Context: an optimization exercise on an open-source flow, tuned for small area. The choices shown serve that exercise and are no tape-out recipe. In this exercise RTL edits were held to simulation tests only and were not proved equivalent to the original. Some runs may be left out. An edit can pass the tests and still lose a function that they never use. No driver is modelled on the clock port, so clocking that relies on it looks cheaper here than on a real chip.

==> design/flow/design.v <==
module DataAggregator(
           clk, reset, bit1, bit2, bit3, bit4, read_index_yaxis, read_index_xaxis,
           out_data_yaxis, out_data_xaxis, finished
       );
localparam MODE_WAIT_START = 0;
localparam MODE_WAIT_CHANNEL = 1;
localparam MODE_WAIT_DATA = 2;
localparam MODE_ASSIGN_DATA = 3;
input clk, reset;
input bit1, bit2, bit3, bit4;  
input [6:0] read_index_yaxis, read_index_xaxis;
output [15:0] out_data_yaxis;  
output [15:0] out_data_xaxis;  
output finished;
reg [15:0] data_yaxis [0:127];
reg [15:0] data_xaxis [0:127];
reg [15:0] bit1_data_buffer, bit2_data_buffer, bit3_data_buffer, bit4_data_buffer;
reg [3:0] bit1_data_buffer_index, bit2_data_buffer_index, bit3_data_buffer_index, bit4_data_buffer_index;
reg [4:0] data_index_yaxis1, data_index_yaxis2, data_index_yaxis3, data_index_yaxis4;
reg [4:0] data_index_xaxis1, data_index_xaxis2, data_index_xaxis3, data_index_xaxis4;
reg data_yaxis1_valid, data_yaxis2_valid, data_yaxis3_valid, data_yaxis4_valid;
reg data_xaxis1_valid, data_xaxis2_valid, data_xaxis3_valid, data_xaxis4_valid;
reg channel_bit1, channel_bit2, channel_bit3, channel_bit4;
reg [1:0] mode_bit1, mode_bit2, mode_bit3, mode_bit4;
wire data_yaxis_valid, data_xaxis_valid;
integer i;
always @(posedge clk) begin
    if (reset) begin
        for (i = 0; i < 128; i = i + 1) begin
            data_yaxis[i] <= 0;
            data_xaxis[i] <= 0;
        end
        bit1_data_buffer <= 0;
        bit2_data_buffer <= 0;
        bit3_data_buffer <= 0;
        bit4_data_buffer <= 0;
        bit1_data_buffer_index <= 0;
        bit2_data_buffer_index <= 0;
        bit3_data_buffer_index <= 0;
        bit4_data_buffer_index <= 0;
        data_index_yaxis1 <= 31;
        data_index_yaxis2 <= 31;
        data_index_yaxis3 <= 31;
        data_index_yaxis4 <= 31;
        data_index_xaxis1 <= 31;
        data_index_xaxis2 <= 31;
        data_index_xaxis3 <= 31;
        data_index_xaxis4 <= 31;
        data_yaxis1_valid <= 0;
        data_yaxis2_valid <= 0;
        data_yaxis3_valid <= 0;
        data_yaxis4_valid <= 0;
        data_xaxis1_valid <= 0;
        data_xaxis2_valid <= 0;
        data_xaxis3_valid <= 0;
        data_xaxis4_valid <= 0;
        channel_bit1 <= 0;
        channel_bit2 <= 0;
        channel_bit3 <= 0;
        channel_bit4 <= 0;
        mode_bit1 <= MODE_WAIT_START;
        mode_bit2 <= MODE_WAIT_START;
        mode_bit3 <= MODE_WAIT_START;
        mode_bit4 <= MODE_WAIT_START;
    end else begin
        if (mode_bit1 == MODE_WAIT_START) begin
            if (bit1) begin
                mode_bit1 <= MODE_WAIT_CHANNEL;
            end
        end else if (mode_bit1 == MODE_WAIT_CHANNEL) begin
            channel_bit1 <= bit1;
            mode_bit1 <= MODE_WAIT_DATA;
            bit1_data_buffer_index <= 15;
        end else if (mode_bit1 == MODE_WAIT_DATA) begin
            bit1_data_buffer[bit1_data_buffer_index] <= bit1;
            if (bit1_data_buffer_index >= 1) begin
                bit1_data_buffer_index <= bit1_data_buffer_index - 1;
            end else begin
                mode_bit1 <= MODE_ASSIGN_DATA;
            end
        end else if (mode_bit1 == MODE_ASSIGN_DATA) begin
            mode_bit1 <= MODE_WAIT_START;
            if (channel_bit1 == 0) begin  
                data_yaxis[data_index_yaxis1] <= bit1_data_buffer;
                if (data_index_yaxis1 >= 1) begin
                    data_index_yaxis1 <= data_index_yaxis1 - 1;
                    data_yaxis1_valid <= 0;
                end else begin
                    data_index_yaxis1 <= 31;
                    data_yaxis1_valid <= 1;
                end
            end else begin  
                data_yaxis[32 + data_index_yaxis2] <= bit1_data_buffer;
                if (data_index_yaxis2 >= 1) begin
                    data_index_yaxis2 <= data_index_yaxis2 - 1;
                    data_yaxis2_valid <= 0;
                end else begin
                    data_index_yaxis2 <= 31;
                    data_yaxis2_valid <= 1;
                end
            end
        end
        if (mode_bit2 == MODE_WAIT_START) begin
            if (bit2) begin
                mode_bit2 <= MODE_WAIT_CHANNEL;
            end
        end else if (mode_bit2 == MODE_WAIT_CHANNEL) begin
            channel_bit2 <= bit2;
            mode_bit2 <= MODE_WAIT_DATA;
            bit2_data_buffer_index <= 15;
        end else if (mode_bit2 == MODE_WAIT_DATA) begin
            bit2_data_buffer[bit2_data_buffer_index] <= bit2;
            if (bit2_data_buffer_index >= 1) begin
                bit2_data_buffer_index <= bit2_data_buffer_index - 1;
            end else begin
                mode_bit2 <= MODE_ASSIGN_DATA;
            end
        end else if (mode_bit2 == MODE_ASSIGN_DATA) begin
            mode_bit2 <= MODE_WAIT_START;
            if (channel_bit2 == 0) begin  
                data_yaxis[64 + data_index_yaxis3] <= bit2_data_buffer;
                if (data_index_yaxis3 >= 1) begin
                    data_index_yaxis3 <= data_index_yaxis3 - 1;
                    data_yaxis3_valid <= 0;
                end else begin
                    data_index_yaxis3 <= 31;
                    data_yaxis3_valid <= 1;
                end
            end else begin  
                data_yaxis[96 + data_index_yaxis4] <= bit2_data_buffer;
                if (data_index_yaxis4 >= 1) begin
                    data_index_yaxis4 <= data_index_yaxis4 - 1;
                    data_yaxis4_valid <= 0;
                end else begin
                    data_index_yaxis4 <= 31;
                    data_yaxis4_valid <= 1;
                end
            end
        end
        if (mode_bit3 == MODE_WAIT_START) begin
            if (bit3) begin
                mode_bit3 <= MODE_WAIT_CHANNEL;
            end
        end else if (mode_bit3 == MODE_WAIT_CHANNEL) begin
            channel_bit3 <= bit3;
            mode_bit3 <= MODE_WAIT_DATA;
            bit3_data_buffer_index <= 15;
        end else if (mode_bit3 == MODE_WAIT_DATA) begin
            bit3_data_buffer[bit3_data_buffer_index] <= bit3;
            if (bit3_data_buffer_index >= 1) begin
                bit3_data_buffer_index <= bit3_data_buffer_index - 1;
            end else begin
                mode_bit3 <= MODE_ASSIGN_DATA;
            end
        end else if (mode_bit3 == MODE_ASSIGN_DATA) begin
            mode_bit3 <= MODE_WAIT_START;
            if (channel_bit3 == 0) begin  
                data_xaxis[data_index_xaxis1] <= bit3_data_buffer;
                if (data_index_xaxis1 >= 1) begin
                    data_index_xaxis1 <= data_index_xaxis1 - 1;
                    data_xaxis1_valid <= 0;
                end else begin
                    data_index_xaxis1 <= 31;
                    data_xaxis1_valid <= 1;
                end
            end else begin  
                data_xaxis[32 + data_index_xaxis2] <= bit3_data_buffer;
                if (data_index_xaxis2 >= 1) begin
                    data_index_xaxis2 <= data_index_xaxis2 - 1;
                    data_xaxis2_valid <= 0;
                end else begin
                    data_index_xaxis2 <= 31;
                    data_xaxis2_valid <= 1;
                end
            end
        end
        if (mode_bit4 == MODE_WAIT_START) begin
            if (bit4) begin
                mode_bit4 <= MODE_WAIT_CHANNEL;
            end
        end else if (mode_bit4 == MODE_WAIT_CHANNEL) begin
            channel_bit4 <= bit4;
            mode_bit4 <= MODE_WAIT_DATA;
            bit4_data_buffer_index <= 15;
        end else if (mode_bit4 == MODE_WAIT_DATA) begin
            bit4_data_buffer[bit4_data_buffer_index] <= bit4;
            if (bit4_data_buffer_index >= 1) begin
                bit4_data_buffer_index <= bit4_data_buffer_index - 1;
            end else begin
                mode_bit4 <= MODE_ASSIGN_DATA;
            end
        end else if (mode_bit4 == MODE_ASSIGN_DATA) begin
            mode_bit4 <= MODE_WAIT_START;
            if (channel_bit4 == 0) begin  
                data_xaxis[64 + data_index_xaxis3] <= bit4_data_buffer;
                if (data_index_xaxis3 >= 1) begin
                    data_index_xaxis3 <= data_index_xaxis3 - 1;
                    data_xaxis3_valid <= 0;
                end else begin
                    data_index_xaxis3 <= 31;
                    data_xaxis3_valid <= 1;
                end
            end else begin  
                data_xaxis[96 + data_index_xaxis4] <= bit4_data_buffer;
                if (data_index_xaxis4 >= 1) begin
                    data_index_xaxis4 <= data_index_xaxis4 - 1;
                    data_xaxis4_valid <= 0;
                end else begin
                    data_index_xaxis4 <= 31;
                    data_xaxis4_valid <= 1;
                end
            end
        end
    end
end
assign out_data_yaxis = data_yaxis[read_index_yaxis];
assign out_data_xaxis = data_xaxis[read_index_xaxis];
assign data_yaxis_valid = (data_yaxis1_valid && data_yaxis2_valid && data_yaxis3_valid && data_yaxis4_valid);
assign data_xaxis_valid = (data_xaxis1_valid && data_xaxis2_valid && data_xaxis3_valid && data_xaxis4_valid);
assign finished = (data_yaxis_valid && data_xaxis_valid);
endmodule
==> design/flow/run.sh <==
#!/bin/bash
# synth_recipe.tcl (not shown) runs the flow's synth.tcl, then flattens the netlist and writes it again
# the make line also repeats each setting of config.mk as NAME=value (left out here)
make -C /OpenROAD-flow-scripts/flow DESIGN_CONFIG=/design/flow/config.mk WORK_HOME=/design/flow/orfs CLKGATE_MAP_FILE= SYNTH_SCRIPT=/design/flow/synth_recipe.tcl finish
==> design/flow/config.mk <==
export PLATFORM = sky130hd
export DESIGN_NAME = DataAggregator
export DESIGN_NICKNAME = DataAggregator
export VERILOG_FILES = /design/flow/design.v
export SDC_FILE = /design/flow/constraint.sdc
export NUM_CORES = 4
export LEC_CHECK = 0
export CAP_MARGIN = 20
export CORE_MARGIN = 2
export CORE_UTILIZATION = 45
export PLACE_DENSITY = 0.6
export SLEW_MARGIN = 20
==> design/flow/constraint.sdc <==
create_clock -name core_clock -period 10.0 [get_ports {clk}]
set_input_delay 2.0000 -clock core_clock [delete_from_list [all_inputs] [get_ports {clk}]]
set_output_delay 2.0000 -clock core_clock [all_outputs]
set_load 0.01 [all_outputs]
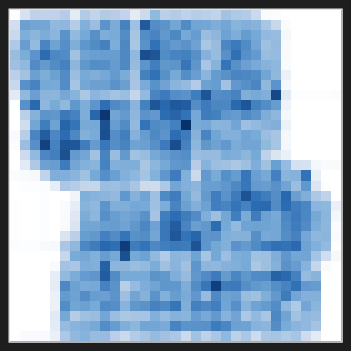
run_1/wire_density.png
(0.5 px per um) 33 x 33 tiles, from white (low) to dark blue (high), scaled to the fullest tile. Values are wire area over tile area, all layers added.
fullest tile: 0.49
mean over tiles: 0.21
emptiest ninth of the die: top right
nearly empty tiles: 16%
tiles over half the peak: 45%

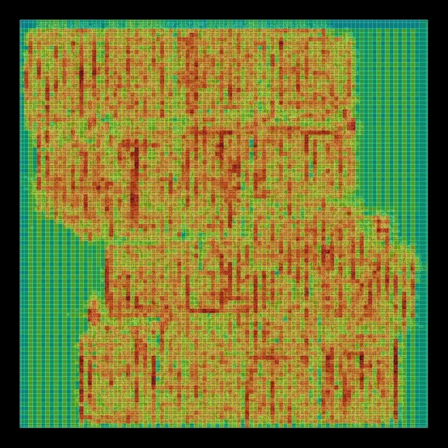
run_1/final_congestion.png
GR Util met1: 36.50%
grt peak-use layer: met2
Tot GR Track Use: 25.23%
GR Util met2: 39.82%
grt met3 use: 4.511%

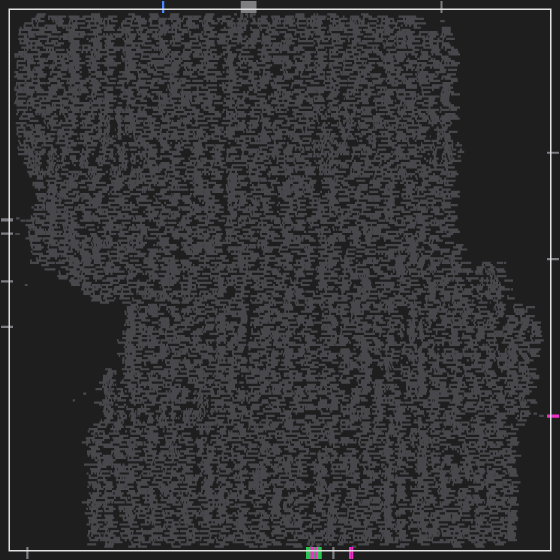
run_1/pins.png
Pins as bars across the die edge, other pins in gray.
legend:
  green:
    port: `out_data_xaxis`
    pins: 16
    direction: output
    edge: bottom
  magenta:
    port: `read_index_xaxis`
    pins: 7
    direction: input
    edge: 5 bottom, 2 right
  blue:
    port: `bit2`
    pins: 1
    direction: input
    edge: top

## run 1: critical path, delay by kind of cell
kind,cells,cell delay [ns]
buffers and inverters,3,1.68
muxes,4,2.06
## run 1: how the worst min path moves through the flow
stage	endpoint	slack, ns	from
after CTS	bit4_data_buffer[2]$_SDFFE_PP0P_	0.48	bit4_data_buffer[2]$_SDFFE_PP0P_
after global placement	bit4_data_buffer[2]$_SDFFE_PP0P_	0.46	bit4_data_buffer[2]$_SDFFE_PP0P_
final	bit4_data_buffer[2]$_SDFFE_PP0P_	0.48	bit4_data_buffer[2]$_SDFFE_PP0P_
after floorplan	data_yaxis1_valid$_SDFFE_PP0P_	0.44	data_yaxis1_valid$_SDFFE_PP0P_
after global routing	bit4_data_buffer[5]$_SDFFE_PP0P_	0.50	bit4_data_buffer[5]$_SDFFE_PP0P_
after detailed placement	bit3_data_buffer[7]$_SDFFE_PP0P_	0.47	bit3_data_buffer[7]$_SDFFE_PP0P_
## run 1: logic make-up after synthesis
group | synth area share [%]
flops | 64.50
buf+inv | 2.471
mux | 15.74
compound gates | 1.354
xor+xnor | 0.1572
simple gates | 15.42
fa+ha+maj | 0.3593
==> run notes, run 1 <==
* Synthesis-to-finish area growth at 10.99%
* Multi-input gate area at 65,410 um2
* Synth area leader: edfxtp_1
* DP Area at 202,700 um2
* Crit path capture: out_data_yaxis[6]
* Clock sink count at 4,236
* Non-clock buffers, area share at ~1.8%
* FF/Latch Area at approximately 130,000 um2
* CTS Buf Count at roughly 440
* CTS root buffer: clkbuf_16
* Total congestion overflow at 0
* Non-clk bufs at 455
* Clock Latency Late Sink at 0.99 ns
* Post-Syn Instances at approximately 12,000
* Syn Nets at 12,270
* Syn avg cell area at 15.99 um2
* Crit path top cell by count: mux4_2
* TritonCTS clock tree: yes
* Sequential fraction of the synthesis area at between 60% and 70%
* Worst Setup End Kind: output port
* Max-capacitance violation count at 0
* First-pass GRT wire length at 794,700 um
* Startpoint Class: input pin
* Status: no timing/DRC/antenna violations
* Slew HR at 27.28%
* Actual slew at the worst max-slew pin at roughly 1.1 ns
* # nets final at 12,030
* Cell with the most instances after synthesis: edfxtp_1
* WL per Instance at a little over 30 um
* Synth Cell Area at 195,000 um2
* Most frequent cells in the layout: edfxtp_1 (4,096), and2_1 (4,065), mux4_2 (1,344), clkbuf_16 (449), buf_4 (369)
* Crit path from: read_index_yaxis[0]
* Fillcell total at 35,220
* Post-CTS Resized at 0
* Clk tree area frac at 6.320%
* Pins Over Slew Limit at 0
* Reg2Reg Depth at 7
* RD Place Congestion at between 0.8 and 0.9
* Most frequent cells after synthesis: edfxtp_1 (4,096), and2_1 (4,065), mux4_2 (1,344), clkbuf_1 (941), or2_2 (260)
* Most common cell after layout, fill and taps aside: edfxtp_1
* Port Buffer Count at 52
==> run 2: changes to the inputs <==
==> design/flow/design.v (replaced) <==
module DataAggregator(
           clk, reset, bit1, bit2, bit3, bit4, read_index_yaxis, read_index_xaxis,
           out_data_yaxis, out_data_xaxis, finished
       );
input clk, reset;
input bit1, bit2, bit3, bit4;
input [6:0] read_index_yaxis, read_index_xaxis;
output [15:0] out_data_yaxis;
output [15:0] out_data_xaxis;
output finished;
wire [3:0] bits = {bit4, bit3, bit2, bit1};
reg [3:0] phase;
reg [4*17-1:0] sr;         
reg [4*5-1:0] cnt;         
reg [3:0] pv;              
reg [4*16-1:0] pdata;      
reg [3:0] pg;              
reg [4*5-1:0] pe;          
reg [8*5-1:0] idx;         
reg [7:0] flag;            
reg [7:0] wrapped;         
reg [16*256-1:0] ring;
reg [3:0] store, ins;
reg [3:0] ch;
reg [4:0] cur [0:3];
integer l, r, g;
always @(*) begin
    for (l = 0; l < 4; l = l + 1) begin
        store[l] = (cnt[5*l +: 5] == 5'd18);
        ins[l] = pv[l] && ((pe[5*l +: 4] ^ phase) == 4'hf);
        ch[l] = sr[17*l+16];
        cur[l] = ch[l] ? idx[5*(2*l+1) +: 5] : idx[5*(2*l) +: 5];
    end
end
always @(posedge clk) begin
    if (reset) phase <= 4'd0;
    else phase <= phase + 4'd1;
    for (l = 0; l < 4; l = l + 1) begin
        sr[17*l +: 17] <= {sr[17*l +: 16], bits[l]};
        if (store[l]) begin
            pdata[16*l +: 16] <= sr[17*l +: 16];
            pg[l] <= ch[l];
            pe[5*l +: 5] <= cur[l];
        end
        if (reset) begin
            cnt[5*l +: 5] <= 5'd0;
            pv[l] <= 1'b0;
        end else begin
            if (cnt[5*l +: 5] == 5'd0) cnt[5*l +: 5] <= {4'd0, bits[l]};
            else if (store[l]) cnt[5*l +: 5] <= 5'd0;
            else cnt[5*l +: 5] <= cnt[5*l +: 5] + 5'd1;
            if (store[l]) pv[l] <= 1'b1;
            else if (ins[l]) pv[l] <= 1'b0;
        end
        for (r = 0; r < 4; r = r + 1) begin
            ring[256*(4*l+r) +: 256] <= {ring[256*(4*l+r) +: 240],
                (ins[l] && pg[l] == r/2 && pe[5*l+4] == r%2) ? pdata[16*l +: 16]
                                                             : ring[256*(4*l+r)+240 +: 16]};
        end
    end
    for (g = 0; g < 8; g = g + 1) begin
        if (reset) begin
            idx[5*g +: 5] <= 5'd31;
            flag[g] <= 1'b0;
            wrapped[g] <= 1'b0;
        end else if (store[g/2] && ch[g/2] == g%2) begin
            idx[5*g +: 5] <= idx[5*g +: 5] - 5'd1;
            flag[g] <= (idx[5*g +: 5] == 5'd0);
            if (idx[5*g +: 5] == 5'd0) wrapped[g] <= 1'b1;
        end
    end
end
function [15:0] rd;
    input [6:0] ridx;
    input [3:0] ph;
    input [2047:0] rings;
    input [1:0] pva;
    input [31:0] pda;
    input [1:0] pga;
    input [9:0] pea;
    input [19:0] gidx;
    input [3:0] gw;
    reg [3:0] st;
    reg [4:0] gi;
    reg valid, ma, mb;
    integer k, s, b;
    reg [127:0] sel;
    reg [15:0] acc;
    begin
        st = ridx[3:0] + ph;
        gi = gidx[5*ridx[6:5] +: 5];
        valid = gw[ridx[6:5]] || (ridx[4:0] > gi);
        ma = pva[0] && !ridx[6] && ridx[5] == pga[0] && ridx[4:0] == pea[4:0];
        mb = pva[1] && ridx[6] && ridx[5] == pga[1] && ridx[4:0] == pea[9:5];
        for (k = 0; k < 8; k = k + 1)
            for (s = 0; s < 16; s = s + 1)
                sel[16*k+s] = valid && !ma && !mb && ridx[6:4] == k && st == s;
        for (b = 0; b < 16; b = b + 1) begin
            acc[b] = (ma && pda[b]) || (mb && pda[16+b]);
            for (k = 0; k < 128; k = k + 1)
                acc[b] = acc[b] || (sel[k] && rings[256*(k/16) + 16*(k%16) + b]);
        end
        rd = acc;
    end
endfunction
assign out_data_yaxis = rd(read_index_yaxis, phase, ring[2047:0], pv[1:0], pdata[31:0],
                           pg[1:0], pe[9:0], idx[19:0], wrapped[3:0]);
assign out_data_xaxis = rd(read_index_xaxis, phase, ring[4095:2048], pv[3:2], pdata[63:32],
                           pg[3:2], pe[19:10], idx[39:20], wrapped[7:4]);
assign finished = &flag;
endmodule
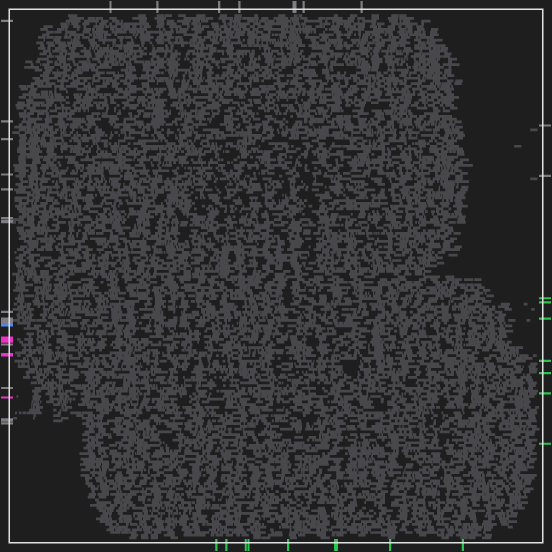
run_2/pins.png
(1 px per um) Pins as bars across the die edge, other pins in gray.
legend:
  magenta:
    port: `read_index_xaxis`
    pins: 7
    direction: input
    edge: left
  blue:
    port: `bit2`
    pins: 1
    direction: input
    edge: left
  green:
    port: `out_data_xaxis`
    pins: 16
    direction: output
    edge: 9 bottom, 7 right

==> run 2 against run 1 <==
Now fails the layout checks on negative setup slack. Non-clock buffer count increased by 301. Global-route usage increased by 14 points. Wire length increased by 5.9%. Register-to-register slack improved by 1.6 ns. Critical path depth increased by 6. Synthesized cell count decreased by 17%. Die area decreased by 35%. Flip-flop and latch count increased by 100. Design area decreased by 31%. Critical path type unchanged.
==> run notes, run 2 <==
* Synthesis-to-finish area growth at 19.57% (was 10.99%)
* Worst path bufs/invs at 4 (was 3)
* Post-synthesis mux area share at 3.589% (was 15.74%)
* Final setup viols at 2 (was 0)
* # nets final at 10,730 (was 12,030)
* Syn avg cell area at 12.35 um2 (was 15.99 um2)
* GR Util met2 at 52.22% (was 39.82%)
* Most common cell after layout, fill and taps aside: dfxtp_1 (was edfxtp_1)
* Grt met3 use at 18.24% (was 4.511%)
* Cell with the most instances after synthesis: dfxtp_1 (was edfxtp_1)
* Port Buffer Count at 52 (unchanged)
* Syn Nets at 10,220 (was 12,270)
* Crit path capture: out_data_yaxis[2] (was out_data_yaxis[6])
* Sequential fraction of the synthesis area at 69.89% (was 64.50%)
* Final worst slack at -0.1949 ns (was 2.082 ns)
* Clk_skew at 0.06941 ns (was 0.04785 ns)
* Synth area leader: dfxtp_1 (was edfxtp_1)
* Status: failed layout checks (was no timing/DRC/antenna violations)
* Most frequent cells after synthesis: dfxtp_1 (4,248), a22oi_1 (777), nand3_1 (527), nand2_1 (452), clkbuf_1 (400) (was edfxtp_1 (4,096), and2_1 (4,065), mux4_2 (1,344), clkbuf_1 (941), or2_2 (260))
* Critical path depth at 13 (was 7)
* GR Util met1 at 54.47% (was 36.50%)
* Post-Synth Simple-Gate Area at 7.724% (was 15.42%)
* Clock Latency Late Sink at 1.01 ns (was 0.99 ns)
* Clock sink count at 4,336 (was 4,236)
* Synth Cell Area at 125,500 um2 (was 195,000 um2)
* Pins Over Slew Limit at 0 (unchanged)
* Reg2Reg Depth at 7 (unchanged)
* Hold Path Origin: ring[4077]$_DFF_P_ (was bit4_data_buffer[2]$_SDFFE_PP0P_)
* Total congestion overflow at 0 (unchanged)
* Most frequent cells in the layout: dfxtp_1 (4,248), a22oi_1 (777), buf_4 (600), nand3_1 (523), nand2_1 (442) (was edfxtp_1 (4,096), and2_1 (4,065), mux4_2 (1,344), clkbuf_16 (449), buf_4 (369))
* Slew HR at 14.52% (was 27.28%)
* Startpoint Class: input pin (unchanged)
* WL per Instance at 39.78 um (was 30.83 um)
* Layout check failures: negative setup slack
* RD Place Congestion at 1.025 (was 0.8308)
* Crit path from: read_index_yaxis[1] (was read_index_yaxis[0])
* Grt peak-use layer: met1 (was met2)
* Worst Setup End Kind: output port (unchanged)
* Tot GR Track Use at 39.72% (was 25.23%)
* Post-synthesis compound-gate area fraction at 15.45% (was 1.354%)
* Post-Syn Instances at 10,160 (was 12,200)
* First-pass GRT wire length at 787,200 um (was 794,700 um)
* Synth Area in Adders at 0.4408% (was 0.3593%)
* Actual slew at the worst max-slew pin at 1.275 ns (was 1.091 ns)
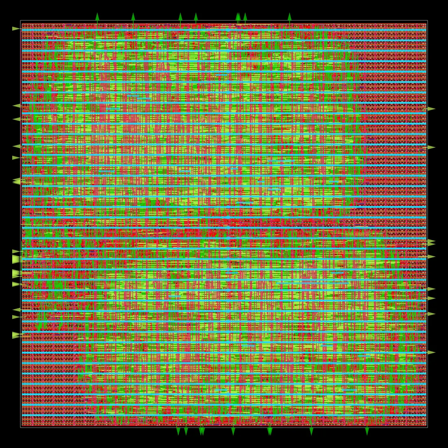
run_2/final_all.png
final instance area: 150,000 um2
die width: 532.0 um
Post-Layout Cell Count: 14,780
DIE AREA: 283,000 um2

-- run 2: timing repair --
item / 4_1_cts / 5_1_grt
hold buffers: 0 / 0
gates resized for setup: 0 / 1
endpoints found under the setup margin: 0 / 1
-- run 2: cell families after synthesis --
kind of cell               Yosys count
AOI/OAI and AO/OA                 2613
DFF                               4336
muxes                              397
adders and majority gates           43
buffers and inverters              716
xor gates and xnor gates            86
and+or+nand+nor                   1964
-- run 2: final cells by class --
type | instances | area (um2) | share of cell area (%)
sequential | 4336 | 87680 | 58.45
multi-input combinational | 5103 | 35840 | 23.89
clock buffer | 579 | 11970 | 7.978
timing repair buffer | 756 | 7137 | 4.757
tap | 3705 | 4636 | 3.090
clock inverter | 177 | 2364 | 1.575
inverter | 57 | 214.0 | 0.1426
antenna | 69 | 172.7 | 0.1151
-- run 2: per-stage QoR --
stage               area [um2]  TNS (ns)  cells  setup WS [ns]  utilization (%)
detailed placement      135500         0  13960         0.1739            48.92
finish                  150000   -0.2360  14780        -0.1949            54.16
floorplan               125500         0  10160          1.691                -
global placement        135400         0  13950         0.1079            48.88
CTS                     149800         0  14710         0.1478            54.10
global route            149900         0  14720         0.1071            54.10
==> run 3: a larger rewrite; changed files in full <==
removed: design/flow/run.sh
==> design/flow/design.v <==
module DataAggregator(
           clk, reset, bit1, bit2, bit3, bit4, read_index_yaxis, read_index_xaxis,
           out_data_yaxis, out_data_xaxis, finished
       );
input clk, reset;
input bit1, bit2, bit3, bit4;
input [6:0] read_index_yaxis, read_index_xaxis;
output [15:0] out_data_yaxis;
output [15:0] out_data_xaxis;
output finished;
wire [3:0] bits = {bit4, bit3, bit2, bit1};
reg [3:0] phase;
reg [4*17-1:0] sr;         
reg [4*5-1:0] cnt;         
reg [3:0] pv;              
reg [4*16-1:0] pdata;      
reg [3:0] pg;              
reg [4*5-1:0] pe;          
reg [8*5-1:0] idx;         
reg [7:0] flag;            
reg [7:0] wrapped;         
reg [16*256-1:0] ring;
reg [3:0] store, ins;
reg [15:0] hit, hitn;
wire [255:0] ring_in;
reg [3:0] ch;
reg [4:0] cur [0:3];
integer l, r, g;
always @(*) begin
    for (l = 0; l < 4; l = l + 1) begin
        store[l] = (cnt[5*l +: 5] == 5'd18);
        ins[l] = pv[l] && ((pe[5*l +: 4] ^ phase) == 4'hf);
        ch[l] = sr[17*l+16];
        cur[l] = ch[l] ? idx[5*(2*l+1) +: 5] : idx[5*(2*l) +: 5];
        for (r = 0; r < 4; r = r + 1) begin
            hit[4*l+r] = ins[l] && pg[l] == r/2 && pe[5*l+4] == r%2;
            hitn[4*l+r] = !hit[4*l+r];
        end
    end
end
always @(posedge clk) begin
    if (reset) phase <= 4'd0;
    else phase <= phase + 4'd1;
    for (l = 0; l < 4; l = l + 1) begin
        sr[17*l +: 17] <= {sr[17*l +: 16], bits[l]};
        if (store[l]) begin
            pdata[16*l +: 16] <= sr[17*l +: 16];
            pg[l] <= ch[l];
            pe[5*l +: 5] <= cur[l];
        end
        if (reset) begin
            cnt[5*l +: 5] <= 5'd0;
            pv[l] <= 1'b0;
        end else begin
            if (cnt[5*l +: 5] == 5'd0) cnt[5*l +: 5] <= {4'd0, bits[l]};
            else if (store[l]) cnt[5*l +: 5] <= 5'd0;
            else cnt[5*l +: 5] <= cnt[5*l +: 5] + 5'd1;
            if (store[l]) pv[l] <= 1'b1;
            else if (ins[l]) pv[l] <= 1'b0;
        end
        for (r = 0; r < 4; r = r + 1)
            ring[256*(4*l+r) +: 256] <= {ring[256*(4*l+r) +: 240], ring_in[16*(4*l+r) +: 16]};
    end
    for (g = 0; g < 8; g = g + 1) begin
        if (reset) begin
            idx[5*g +: 5] <= 5'd31;
            flag[g] <= 1'b0;
            wrapped[g] <= 1'b0;
        end else if (store[g/2] && ch[g/2] == g%2) begin
            idx[5*g +: 5] <= idx[5*g +: 5] - 5'd1;
            flag[g] <= (idx[5*g +: 5] == 5'd0);
            if (idx[5*g +: 5] == 5'd0) wrapped[g] <= 1'b1;
        end
    end
end
genvar b, k, q;
generate
for (q = 0; q < 16; q = q + 1) begin : insq
    for (b = 0; b < 16; b = b + 1) begin : insb
        DataAggregator_ins u(.a(ring[256*q+240+b]), .b(pdata[16*(q/4)+b]), .sel(hit[q]), .seln(hitn[q]),
                             .y(ring_in[16*q+b]));
    end
end
endgenerate
wire [127:0] sel_y, sel_x;
wire ma_y, mb_y, ma_x, mb_x;
DataAggregator_dec dec_y(.ridx(read_index_yaxis), .ph(phase), .pv(pv[1:0]), .pg(pg[1:0]), .pe(pe[9:0]), .gidx(idx[19:0]), .gw(wrapped[3:0]), .sel(sel_y), .ma(ma_y), .mb(mb_y));
DataAggregator_dec dec_x(.ridx(read_index_xaxis), .ph(phase), .pv(pv[3:2]), .pg(pg[3:2]), .pe(pe[19:10]), .gidx(idx[39:20]), .gw(wrapped[7:4]), .sel(sel_x), .ma(ma_x), .mb(mb_x));
generate
for (b = 0; b < 16; b = b + 1) begin : bitsl
    wire [127:0] dy, dx;
    for (k = 0; k < 128; k = k + 1) begin : w
        assign dy[k] = ring[256*(k/16) + 16*(k%16) + b];
        assign dx[k] = ring[2048 + 256*(k/16) + 16*(k%16) + b];
    end
    DataAggregator_or130 or_y(.d({pdata[16+b], pdata[b], dy}), .s({mb_y, ma_y, sel_y}), .o(out_data_yaxis[b]));
    DataAggregator_or130 or_x(.d({pdata[48+b], pdata[32+b], dx}), .s({mb_x, ma_x, sel_x}), .o(out_data_xaxis[b]));
end
endgenerate
assign finished = &flag;
endmodule
module DataAggregator_dec(ridx, ph, pv, pg, pe, gidx, gw, sel, ma, mb);
input [6:0] ridx;
input [3:0] ph;
input [1:0] pv;
input [1:0] pg;
input [9:0] pe;
input [19:0] gidx;
input [3:0] gw;
output [127:0] sel;
output reg ma, mb;
reg [3:0] st;
reg [4:0] gi;
reg valid;
reg [7:0] rsn;
reg [15:0] ssn;
integer k;
always @(*) begin
    st = ridx[3:0] + ph;
    gi = gidx[5*ridx[6:5] +: 5];
    valid = gw[ridx[6:5]] || (ridx[4:0] > gi);
    ma = pv[0] && !ridx[6] && ridx[5] == pg[0] && ridx[4:0] == pe[4:0];
    mb = pv[1] && ridx[6] && ridx[5] == pg[1] && ridx[4:0] == pe[9:5];
    for (k = 0; k < 8; k = k + 1)
        rsn[k] = !(valid && !ma && !mb && ridx[6:4] == k);
    for (k = 0; k < 16; k = k + 1)
        ssn[k] = !(st == k);
end
DataAggregator_grid grid(.rsn(rsn), .ssn(ssn), .sel(sel));
endmodule
module DataAggregator_or130(d, s, o);
input [129:0] d, s;
output o;
wire [43:0] t;
genvar k;
generate
for (k = 0; k < 43; k = k + 1) begin : g
    DataAggregator_aoi222 u(.a(d[3*k]), .b(s[3*k]), .c(d[3*k+1]), .d(s[3*k+1]),
                            .e(d[3*k+2]), .f(s[3*k+2]), .y(t[k]));
end
endgenerate
assign t[43] = ~(d[129] & s[129]);
assign o = ~&t;
endmodule
module DataAggregator_aoi222(a, b, c, d, e, f, y);
input a, b, c, d, e, f;
output y;
assign y = ~((a & b) | (c & d) | (e & f));
endmodule
module DataAggregator_grid(rsn, ssn, sel);
input [7:0] rsn;
input [15:0] ssn;
output [127:0] sel;
genvar k, s;
generate
for (k = 0; k < 8; k = k + 1) begin : r
    for (s = 0; s < 16; s = s + 1) begin : c
        assign sel[16*k+s] = ~(rsn[k] | ssn[s]);
    end
end
endgenerate
endmodule
module DataAggregator_ins(a, b, sel, seln, y);
input a, b, sel, seln;
output y;
assign y = (b & sel) | (a & seln);
endmodule
==> design/flow/flow/run.sh <==
#!/bin/bash
# The standard layout, with a clock tree of larger sink clusters driven by
# clkbuf_16 and without dummy loads.
set -euo pipefail
bash standard.sh \
  "CTS_ARGS=-sink_clustering_enable -repair_clock_nets -dont_use_dummy_load -buf_list sky130_fd_sc_hd__clkbuf_16 -sink_clustering_size 30 -sink_clustering_max_diameter 80" \
  finish > flow.log 2>&1
==> design/flow/standard.sh <==
#!/bin/bash
# synth_recipe.tcl (not shown) runs the flow's synth.tcl, then flattens the netlist and writes it again
# the make line also repeats each setting of config.mk as NAME=value (left out here)
make -C /OpenROAD-flow-scripts/flow DESIGN_CONFIG=/design/flow/config.mk WORK_HOME=/design/flow/orfs CLKGATE_MAP_FILE= SYNTH_SCRIPT=/design/flow/synth_recipe.tcl "${@:-finish}"
==> design/flow/config.mk <==
export PLATFORM = sky130hd
export DESIGN_NAME = DataAggregator
export DESIGN_NICKNAME = DataAggregator
export VERILOG_FILES = /design/flow/design.v
export SDC_FILE = /design/flow/constraint.sdc
export NUM_CORES = 4
export LEC_CHECK = 0
export CAP_MARGIN = 20
export CORE_MARGIN = 2
export CORE_UTILIZATION = 60
export PLACE_DENSITY = 0.7
export SLEW_MARGIN = 20
export SYNTH_HIERARCHICAL = 1
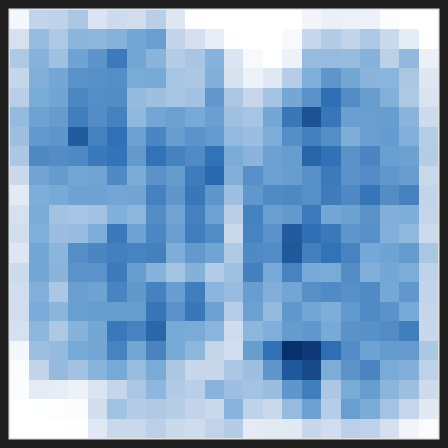
run_3/wire_density.png
22 x 22 tiles, from white (low) to dark blue (high), scaled to the fullest tile. Values are wire area over tile area, all layers added.
fullest tile: 0.72
mean over tiles: 0.32
tiles over half the peak: 46%

==> run 3 against run 2 <==
The run now finishes clean. Utilization up 12 points. Flip-flop and latch count unchanged. Global-route usage down 4.1 points. Critical path depth unchanged. Clock-buffer cell count down 413. Wire length down 40%. Synthesized cell count down 27%. Largest cell class unchanged.
==> run notes, run 3 <==
* TritonCTS clock tree: yes (unchanged)
* Post-CTS Resized at 1 (was 0)
* Port Buffer Count at 52 (unchanged)
* Actual slew at the worst max-slew pin at 1.160 ns (was 1.275 ns)
* CTS Buf Count at 166 (was 415)
* FF/Latch Area at 87,680 um2 (unchanged)
* Sequential fraction of the synthesis area at 77.73% (was 69.89%)
* Vias in the first global route at 70,670 (was 94,540)
* Fin util at 65.92% (was 54.16%)
* Most frequent cells in the layout: dfxtp_1 (4,248), a222oi_1 (1,376), buf_4 (441), nand4_1 (328), nor2_1 (275) (was dfxtp_1 (4,248), a22oi_1 (777), buf_4 (600), nand3_1 (523), nand2_1 (442))
* Critical path depth at 13 (unchanged)
* Worst path bufs/invs at 2 (was 4)
* Clock sink count at 4,336 (unchanged)
* Hold Path Origin: ring[4044]$_DFF_P_ (was ring[4077]$_DFF_P_)
* Clk_skew at 0.08395 ns (was 0.06941 ns)
* CTS root buffer: clkbuf_16 (unchanged)
* Fraction of layout cells with a size suffix above 1 at 9.262% (was 16.88%)
* Total congestion overflow at 0 (unchanged)
* Multi-input gate area at 24,360 um2 (was 35,840 um2)
* Slew HR at 21.98% (was 14.52%)
* First-pass GRT wire length at 495,700 um (was 787,200 um)
* Post-Synth Simple-Gate Area at 4.670% (was 7.724%)
* Hold EP: ring[4060]$_DFF_P_ (was ring[4093]$_DFF_P_)
* Post-Syn Instances at 7,399 (was 10,160)
* Worst Path Arrival at 7.96 ns (was 8.19 ns)
* Crit path capture: out_data_xaxis[14] (was out_data_yaxis[2])
* Final setup viols at 0 (was 2)
* Synth Cell Area at 112,800 um2 (was 125,500 um2)
* RD Place Congestion at 0.9713 (was 1.025)
* Xor/xnor cell area share of the yosys netlist at 0.4814% (was 0.6063%)
* Max-capacitance violation count at 0 (unchanged)
* DP Area at 119,100 um2 (was 135,500 um2)
* Worst slack, placed at -0.2208 ns (was 0.1739 ns)
* Post-synthesis mux area share at 0.4348% (was 3.589%)
* Hold Buf Count CTS at 0 (unchanged)
* Post-synthesis compound-gate area fraction at 15.39% (was 15.45%)
* DIE AREA at 191,500 um2 (was 283,000 um2)
* Largest family of logic cells by synthesized area: compound AO/OA/AOI/OAI gates (unchanged)
* Fillcell total at 13,460 (was 23,270)
* Synthesis-to-finish area growth at 9.397% (was 19.57%)
* Syn Nets at 7,462 (was 10,220)
* Clock Latency Late Sink at 0.88 ns (was 1.01 ns)
* Most common cell after layout, fill and taps aside: dfxtp_1 (unchanged)
* Tot GR Track Use at 35.59% (was 39.72%)
* Final instance area at 123,400 um2 (was 150,000 um2)
* Most frequent cells after synthesis: dfxtp_1 (4,248), a222oi_1 (1,376), nand4_1 (328), nor2_1 (293), a22o_1 (256) (was dfxtp_1 (4,248), a22oi_1 (777), nand3_1 (527), nand2_1 (452), clkbuf_1 (400))
* Top delay family on crit path: simple AND/OR/NAND/NOR gates (unchanged)
* # nets final at 8,022 (was 10,730)
* Worst Setup End Kind: output port (unchanged)
* Setup TNS at 0 ns (was -0.2360 ns)
* Startpoint Class: input pin (unchanged)
* Reg2Reg Depth at 4 (was 7)
* Status: no timing/DRC/antenna violations (was failed layout checks)
* Cell with the most instances after synthesis: dfxtp_1 (unchanged)
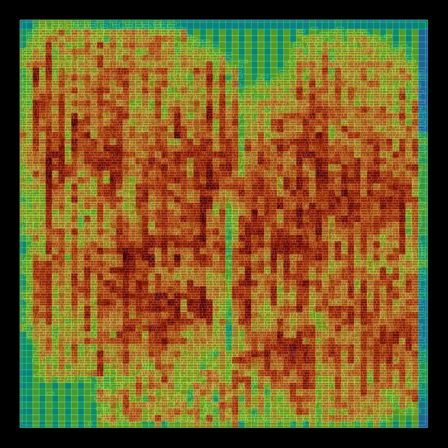
run_3/final_congestion.png
GR Util met1: 43.49%
WL per Instance: 33.49 um

run 3: cell types whose count changed in the layout (fill, tap and decap cells not counted), sizes merged, moves of 126 or more:
cell,change
mux2,-281
nor3,-126
o21ai,-135
nand2,-403
a21oi,-358
a22oi,-777
a222oi,+1254
clkbuf,-413
a31oi,-131
a221oi,-179
nand4,+205
nand3,-423
buf,-268
run 3: final cells by class:
cell class | instances | area share (%)
Antenna cell | 13 | 0.02636
Clock buffer | 166 | 3.366
Inverter | 61 | 0.1855
Multi-Input combinational cell | 2901 | 19.74
Sequential cell | 4336 | 71.06
Tap cell | 2495 | 2.530
Timing Repair Buffer | 493 | 3.101
run 3: per-stage QoR:
stage | hold WS [ns] | cells
5_1_grt | 0.2797 | 10450
2_1_floorplan | 0.3265 | 7399
3_5_place_dp | 0.3333 | 10280
6_report | 0.2881 | 10470
4_1_cts | 0.2930 | 10450
3_3_place_gp | 0.3296 | 10280
run 3: per-layer routing:
metal  vias to the layer above  part of all wire (%)  GRT usage [%]
met3                      1063                   7.9          5.158
li1                      31120                     -              -
met2                      4175                    46          56.03
met4                         6                   9.7          29.71
met5                         -                 0.013              0
met1                     36280                    37          43.49
==> run 4: changes to the inputs <==
--- a/design/flow/config.mk
+++ b/design/flow/config.mk
@@ -7,7 +7,8 @@
 export LEC_CHECK = 0
 export CAP_MARGIN = 20
 export CORE_MARGIN = 2
-export CORE_UTILIZATION = 60
-export PLACE_DENSITY = 0.7
+export CORE_UTILIZATION = 85
+export PLACE_DENSITY = 0.92
+export SETUP_SLACK_MARGIN = 0.2
 export SLEW_MARGIN = 20
 export SYNTH_HIERARCHICAL = 1
==> run 4 against run 3 <==
The flow now stops in global routing. Area after synthesis stayed put. Synthesized cell count stayed put.
==> run notes, run 4 <==
* Clock sink count at 4,336 (unchanged)
* Hold Buf Count CTS at 0 (unchanged)
* Post-Synth Simple-Gate Area at 4.670% (unchanged)
* Syn avg cell area at 15.25 um2 (unchanged)
* Post-synthesis mux area share at 0.4348% (unchanged)
* CTS Buf Count at 162 (was 166)
* Synth Cell Area at 112,800 um2 (unchanged)
* Xor/xnor cell area share of the yosys netlist at 0.4814% (unchanged)
* Post-Syn Instances at 7,399 (unchanged)
* Sequential fraction of the synthesis area at 77.73% (unchanged)
* Failed at: global routing
* Total congestion overflow at 6
* Most frequent cells after synthesis: dfxtp_1 (4,248), a222oi_1 (1,376), nand4_1 (328), nor2_1 (293), a22o_1 (256) (unchanged)
* Post-synthesis compound-gate area fraction at 15.39% (unchanged)
* RD Place Congestion at 1.070 (was 0.9713)
* Synth top area share at 75.39% (unchanged)
* Tot GR Track Use at 72.26%
* Largest family of logic cells by synthesized area: compound AO/OA/AOI/OAI gates (unchanged)
* Worst slack, placed at 0.09773 ns (was -0.2208 ns)
* Synth area leader: dfxtp_1 (unchanged)
* CTS root buffer: clkbuf_16 (unchanged)
* First Err: [ERROR GRT-0232] Routing congestion too high. Check the congestion heatmap in the GUI.
* Status: did not finish (was no timing/DRC/antenna violations)
* DP Area at 117,600 um2 (was 119,100 um2)
* Cell with the most instances after synthesis: dfxtp_1 (unchanged)
* Die width at 368.3 um (was 437.6 um)
* Port Buffer Count at 52 (unchanged)
* Synth Area in Adders at 0.4903% (unchanged)
* Syn Nets at 7,462 (unchanged)
* Setup bufs post-CTS at 0 (unchanged)
-- run 4: cell counts after synthesis --
No cell type changed its count.
-- run 4: logic make-up after synthesis --
group	Yosys count
xor+xnor	62
simple gates	973
compound gates	1788
buf+inv	162
fa+ha+maj	43
mux	35
flops	4336
-- run 4: how the worst max path moves through the flow --
stage                         end  cells after the start
4_1_cts        out_data_xaxis[14]                     17
3_5_place_dp   out_data_xaxis[15]                     17
3_3_place_gp    out_data_xaxis[1]                     17
2_1_floorplan   out_data_xaxis[0]                     15
-- run 4: repair_timing --
item | CTS
resized for setup | 4
pin swaps | 3
endpoints found under the setup margin | 2
-- run 4: through the flow --
step	hold WS, ns	instances
floorplan	0.3265	7399
global placement	0.3283	9459
detailed placement	0.3327	9460
CTS	0.3243	9622
-- run 4: per-layer routing --
layer  global-route usage, %  GRT overflow
met5                   23.90             0
met4                   71.73             5
met3                   51.74             0
met2                   91.89             1
met1                   73.27             0
-- run 4: modules after synthesis (local to each module, per instance) --
module / flip-flops and latches / copies in the design
DataAggregator_grid: 0 / 2
DataAggregator: 4336 / 1
DataAggregator_or130: 0 / 32
DataAggregator_ins: 0 / 256
DataAggregator_dec: 0 / 2
DataAggregator_aoi222: 0 / 1376
==> run 5: changes to the inputs <==
--- a/design/flow/config.mk
+++ b/design/flow/config.mk
@@ -7,8 +7,8 @@
 export LEC_CHECK = 0
 export CAP_MARGIN = 20
 export CORE_MARGIN = 2
-export CORE_UTILIZATION = 85
-export PLACE_DENSITY = 0.92
+export CORE_UTILIZATION = 75
+export PLACE_DENSITY = 0.85
 export SETUP_SLACK_MARGIN = 0.2
 export SLEW_MARGIN = 20
 export SYNTH_HIERARCHICAL = 1
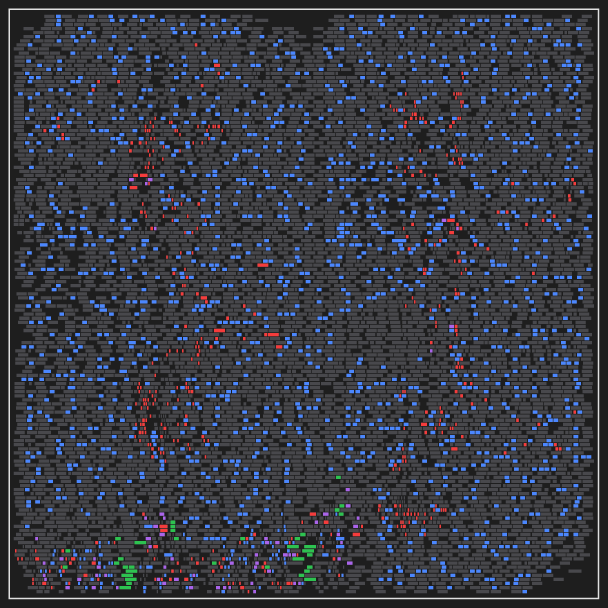
run_5/gate_families.png
(1.5 px per um)
legend:
  red:
    family: NOR gates
    cells: 411
    most_used: nor2_1
  green:
    family: multiplexers
    cells: 35
    most_used: mux2i_1
  purple:
    family: AND and OR gates
    cells: 63
    most_used: or3_1
  blue:
    family: inverting AOI/OAI gates
    cells: 1,520
    most_used: a222oi_1
    where: widely spread

==> run 5 against run 4 <==
Now clean on timing, DRC and antenna. Synthesized cell count did not move. Area after synthesis did not move.
==> run notes, run 5 <==
* Sequential fraction of the synthesis area at 77.73% (unchanged)
* Most common cell after layout, fill and taps aside: dfxtp_1
* TritonCTS clock tree: yes
* Post-CTS Resized at 1 (was 4)
* Multi-input gate area at approximately 24,000 um2
* Cell with the most instances after synthesis: dfxtp_1 (unchanged)
* Top delay family on crit path: buffers and inverters
* CTS root buffer: clkbuf_16 (unchanged)
* Port Buffer Count at 52 (unchanged)
* Comb_multi_in at 2,901
* Max-capacitance violation count at 0
* Final setup viols at 0
* Startpoint Class: input pin
* Num sequential at 4,336
* Clock sink count at 4,336 (unchanged)
* First-pass GRT wire length at 503,700 um
* Total congestion overflow at 0
* Pins Over Slew Limit at 0
* Hold Slack at between 0.3 and 0.4 ns
* Syn Nets at 7,462 (unchanged)
* Most frequent cells in the layout: dfxtp_1 (4,248), a222oi_1 (1,376), buf_4 (388), nand4_1 (328), a22o_1 (256)
* Clk_skew at 0.06000 ns
* Vias in the first global route at 73,980
* Status: no timing/DRC/antenna violations (was did not finish)
* Clock Latency Late Sink at ~0.85 ns
* Worst slack, placed at 0.2076 ns (was 0.09773 ns)
* Post-Syn Instances at 7,399 (unchanged)
* Die width at 391.8 um (was 368.3 um)
* Non-clock buffers, area share at approximately 2.8%
* Synth top area share at 75.39% (unchanged)
* Multi-input combinational area share at 19.97%
* Synth area leader: dfxtp_1 (unchanged)
* Fraction of layout cells with a size suffix above 1 at around 9%
* Synth Cell Area at 112,800 um2 (unchanged)
* Syn avg cell area at 15.25 um2 (unchanged)
* CTS Buf Count at 164 (was 162)
* Setup bufs post-CTS at 0 (unchanged)
* Hold Path Origin: ring[2944]$_DFF_P_
* # nets final at ~8,000
* Crit path top cell by count: buf_4
* DIE AREA at 153,500 um2
* Most frequent cells after synthesis: dfxtp_1 (4,248), a222oi_1 (1,376), nand4_1 (328), nor2_1 (293), a22o_1 (256) (unchanged)
* Reg2Reg Depth at 4
* DP Area at 118,100 um2 (was 117,600 um2)
* Non-clk invs at 61
* Hold EP: ring[2960]$_DFF_P_
* Worst Path Arrival at 7.79 ns
* Final worst slack at 0.2111 ns
* TAP cells at 2,016
* Final instance area at between 100,000 and 150,000 um2
* Clk tree area frac at 3.351%
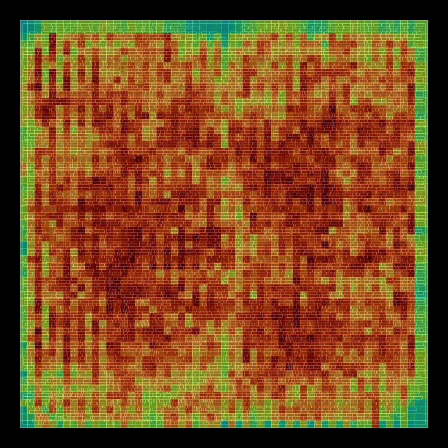
run_5/final_congestion.png
WL per Instance: 35.44 um
fin util: 81.87%

## run 5: cells by family after synthesis
family	count (synthesis)	synth area share, %
and+or+nand+nor	973	4.670
AOI/OAI and AO/OA	1788	15.39
adders and majority gates	43	0.4903
buffers and inverters	162	0.8064
xor gates and xnor gates	62	0.4814
muxes	35	0.4348
DFF	4336	77.73
## run 5: worst max-delay path by stage
stage	endpoint	cells past startpoint	slack (ns)	startpoint
2_1_floorplan	out_data_xaxis[0]	15	2.90	read_index_xaxis[5]
3_3_place_gp	out_data_yaxis[0]	17	0.26	read_index_yaxis[5]
3_5_place_dp	out_data_yaxis[0]	17	0.21	read_index_yaxis[5]
4_1_cts	out_data_yaxis[0]	17	0.21	read_index_yaxis[5]
5_1_grt	out_data_yaxis[13]	16	0.24	read_index_yaxis[6]
6_report	out_data_yaxis[0]	17	0.21	read_index_yaxis[6]
## run 5: routing by layer
layer | vias up | part of all wire (%) | global-route usage, %
met5 | - | 0.016 | 0
met4 | 8 | 12 | 43.45
met3 | 1541 | 11 | 9.103
met2 | 5820 | 44 | 68.52
met1 | 36570 | 33 | 53.46
li1 | 30960 | - | -
==> run 6: changes to the inputs <==
--- a/design/flow/config.mk
+++ b/design/flow/config.mk
@@ -5,10 +5,10 @@
 export SDC_FILE = /design/flow/constraint.sdc
 export NUM_CORES = 4
 export LEC_CHECK = 0
-export CAP_MARGIN = 20
+export CAP_MARGIN = 5
 export CORE_MARGIN = 2
 export CORE_UTILIZATION = 75
 export PLACE_DENSITY = 0.85
 export SETUP_SLACK_MARGIN = 0.2
-export SLEW_MARGIN = 20
+export SLEW_MARGIN = 5
 export SYNTH_HIERARCHICAL = 1
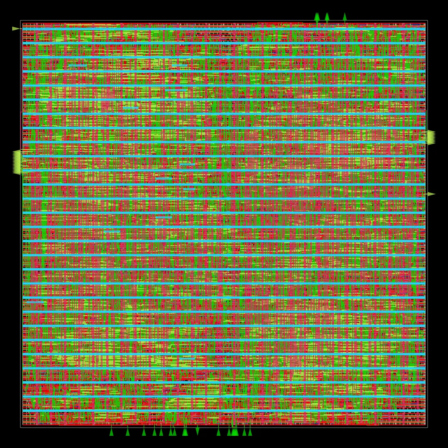
run_6/final_all.png
Site Rows: 142
Die Ht: 391.8 um
# IOs: 53
Post-Layout Cell Count: 9,934
DIE AREA: 153,500 um2

==> run 6 against run 5 <==
Setup slack worse by 0.10 ns. Area after synthesis did not move. Clock skew is essentially flat. Utilization fell by 0.091 points. Wire length shrank 0.22%. Global-route usage barely moved. First-iteration DRC count is 0.19% lower. Critical path type unchanged.
==> run notes, run 6 <==
* Status: no timing/DRC/antenna violations (unchanged)
* Vias in the first global route at 73,300 (was 73,980)
* Crit path capture: out_data_yaxis[0] (unchanged)
* Most common cell after layout, fill and taps aside: dfxtp_1 (unchanged)
* Worst Setup End Kind: output port (unchanged)
* TritonCTS clock tree: yes (unchanged)
* Multi-input combinational area share at 19.89% (was 19.97%)
* Sequential fraction of the synthesis area at 77.73% (unchanged)
* Actual slew at the worst max-slew pin at 1.378 ns (was 1.312 ns)
* Synth top area share at 75.39% (unchanged)
* Crit path top cell by count: buf_4 (unchanged)
* Cell with the most instances after synthesis: dfxtp_1 (unchanged)
* Clock Latency Late Sink at 0.86 ns (was 0.85 ns)
* Worst slack, placed at 0.2484 ns (was 0.2076 ns)
* Fin util at 81.78% (was 81.87%)
* Non-clk invs at 61 (unchanged)
* Slew HR at 7.777% (was 12.54%)
* GR Util met1 at 53.85% (was 53.46%)
* First-pass GRT wire length at 502,700 um (was 503,700 um)
* Startpoint Class: input pin (unchanged)
* Final setup viols at 0 (unchanged)
* Met2 WL post-DR at 155,000 um (about the same)
* Setup TNS at 0 ns (unchanged)
* Multi-input gate area at 24,330 um2 (was 24,450 um2)
* Diodes inserted at 17 (was 13)
* Worst Path Arrival at 7.89 ns (was 7.79 ns)
* Synth area leader: dfxtp_1 (unchanged)
* GR Util met2 at 67.99% (was 68.52%)
* Grt met3 use at 9.453% (was 9.103%)
* Fillcell total at 7,981 (was 7,991)
* Clk tree area frac at 3.354% (was 3.351%)
* Hold EP: ring[2671]$_DFF_P_ (was ring[2960]$_DFF_P_)
* CTS root buffer: clkbuf_16 (unchanged)
* Comb_multi_in at 2,901 (unchanged)
* Tot GR Track Use at 45.06% (was 45.10%)
* Die width at 391.8 um (unchanged)
* Pins Over Slew Limit at 0 (unchanged)
* FF/Latch Area at 87,680 um2 (unchanged)
* DP Cell Count at 9,749 (was 9,751)
* Hold Path Origin: ring[2655]$_DFF_P_ (was ring[2944]$_DFF_P_)
* Fraction of layout cells with a size suffix above 1 at 8.455% (was 8.945%)
* Final worst slack at 0.1066 ns (was 0.2111 ns)
* Post-Syn Instances at 7,399 (unchanged)
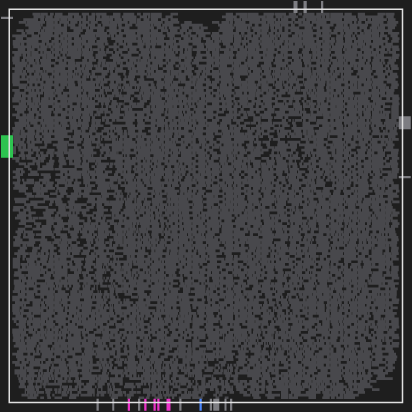
run_6/pins.png
(1 px per um) Pins as bars across the die edge, other pins in gray.
legend:
  green:
    port: `out_data_xaxis`
    pins: 16
    direction: output
    edge: left
  magenta:
    port: `read_index_xaxis`
    pins: 7
    direction: input
    edge: bottom
  blue:
    port: `bit2`
    pins: 1
    direction: input
    edge: bottom
all pins by edge: 20 bottom, 17 left, 10 right, 6 top

-- run 6: modules after synthesis, one instance, submodules excluded --
module,flops+latches,area (um2)
DataAggregator_ins,0,8.758
DataAggregator_or130,0,100.1
DataAggregator_grid,0,738.2
DataAggregator_aoi222,0,10.01
DataAggregator,4336,90500
DataAggregator_dec,0,803.3
-- run 6: repair_timing --
| item | in CTS | in global routing |
|---|---|---|
| hold buffers | 0 | 0 |
| setup endpoints to repair | 1 | 11 |
| buffers inserted | 0 | 1 |
| gates resized for setup | 1 | 7 |
| pin swaps | 0 | 2 |
| gates cloned | 0 | 0 |
-- run 6: logic make-up (layout without fill, tap and decap cells) --
family,count (synthesis),in the layout,synth area share (%)
other cells,0,17,0
compound gates,1788,1788,15.39
simple gates,973,973,4.670
mux,35,35,0.4348
buf+inv,162,664,0.8064
flops,4336,4336,77.73
fa+ha+maj,43,43,0.4903
xor+xnor,62,62,0.4814
-- run 6: critical path, delay by kind of cell --
| kind | cells | cell delay, ns |
|---|---|---|
| adder cells (fa/ha/maj) | 1 | 0.25 |
| AO/OA/AOI/OAI | 3 | 1.69 |
| multiplexers | 1 | 0.38 |
| AND/OR/NAND/NOR | 6 | 1.37 |
| buffers and inverters | 6 | 2.18 |

==> layout pictures side by side <==
Clock distribution.
image #1
(1 px per um)
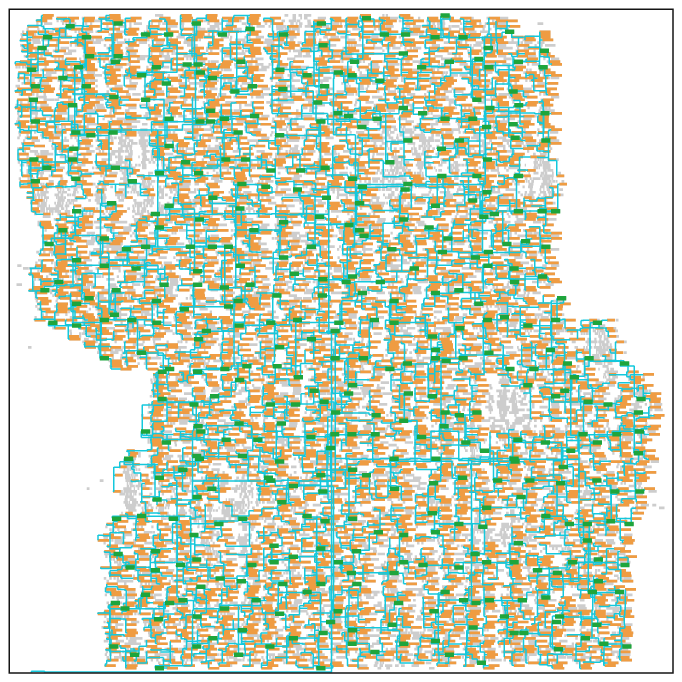
image #2
(1.5 px per um)
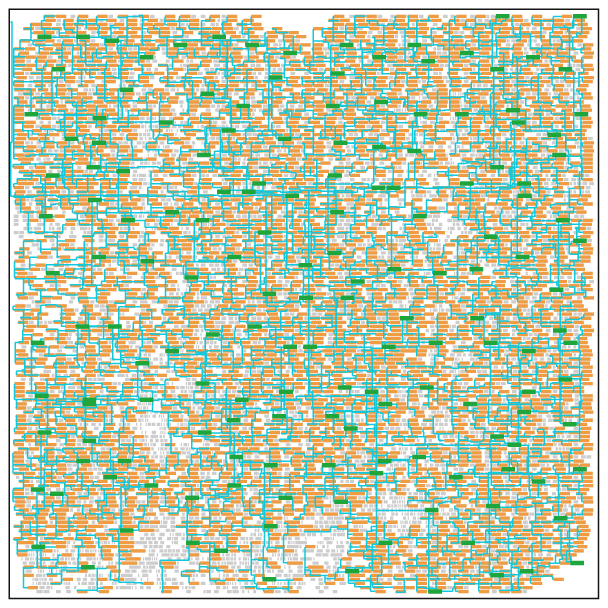
image #3
(1 px per um)
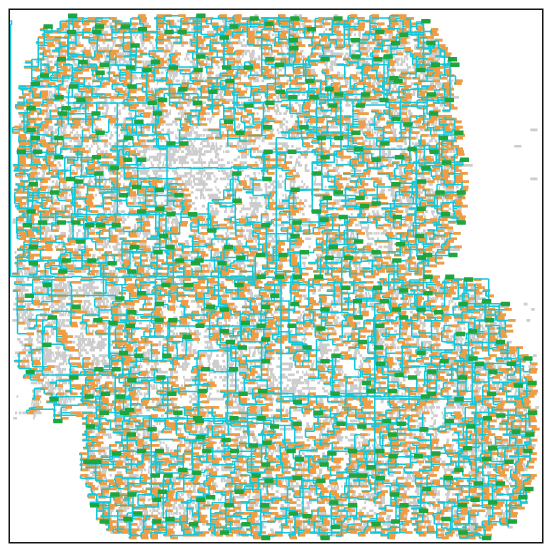
image #4
(1 px per um)
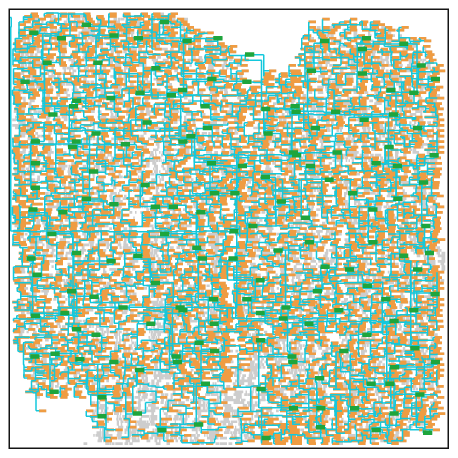
Image #4 is run 3.
Image #3 is run 2.
Image #2 is run 6.
Image #1 is run 1.
The one with the smallest die is image #2.
The one with the largest die is image #1.

Key to image #4:
legend:
  green:
    item: cells driving clock nets
    count: 166
  cyan:
    item: clock wires
    length: 35.7 mm
  orange:
    item: flip-flops
    count: 4,336
flops lie: widely spread


==> gallery <==
Final layout.
shot_01.png
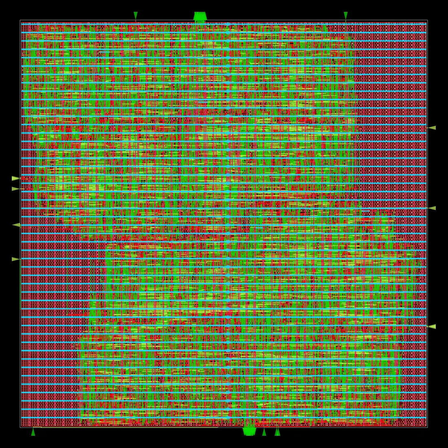
shot_02.png
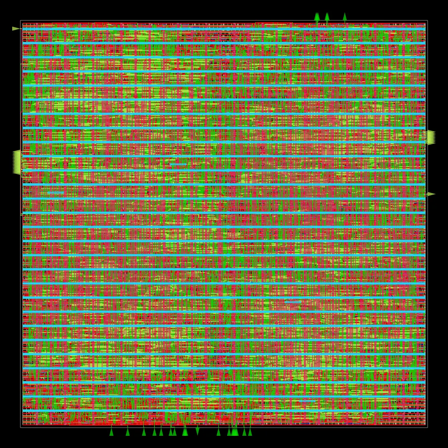
shot_03.png
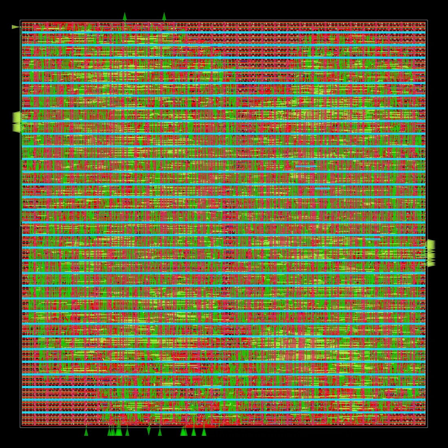
- most cells: shot_01.png
- smallest die: shot_02.png
shot_01.png is run 1.
shot_02.png is run 5.
shot_03.png is run 3.

## what the ideal ports hide
The results above use ideal ports. As a check the final layouts listed here were re-extracted and re-timed, cells and wires unchanged. Step 1, drivers: a clkbuf_16 drives clk and a buf_2 each remaining input, both assumed. Step 2, shift: input delay + t, output delay - t, t = (earliest + latest rising clock arrival at the registers) / 2. This alone moves slack from input paths to output paths. Slacks: no drivers / after step 1 / after step 2; pairs: no drivers / after step 1.
run | shift t [ns] | slack for setup (ns) | worst slew at a driven data input, ns
run 1 | 1.083 | 2.082 / 1.948 / 1.948 | 0.17
run 2 | 1.062 | -0.195 / -0.220 / -0.220 | 0.06
run 3 | 0.923 | 0.044 / 0.021 / 0.021 | 0.06
run 5 | 0.910 | 0.211 / 0.187 / 0.187 | 0.07
run 6 | 0.911 | 0.107 / 0.085 / 0.085 | 0.07
The setup slack of run 1, which loses most, moves by -0.134 ns with the drivers and by -0.134 ns with both steps.
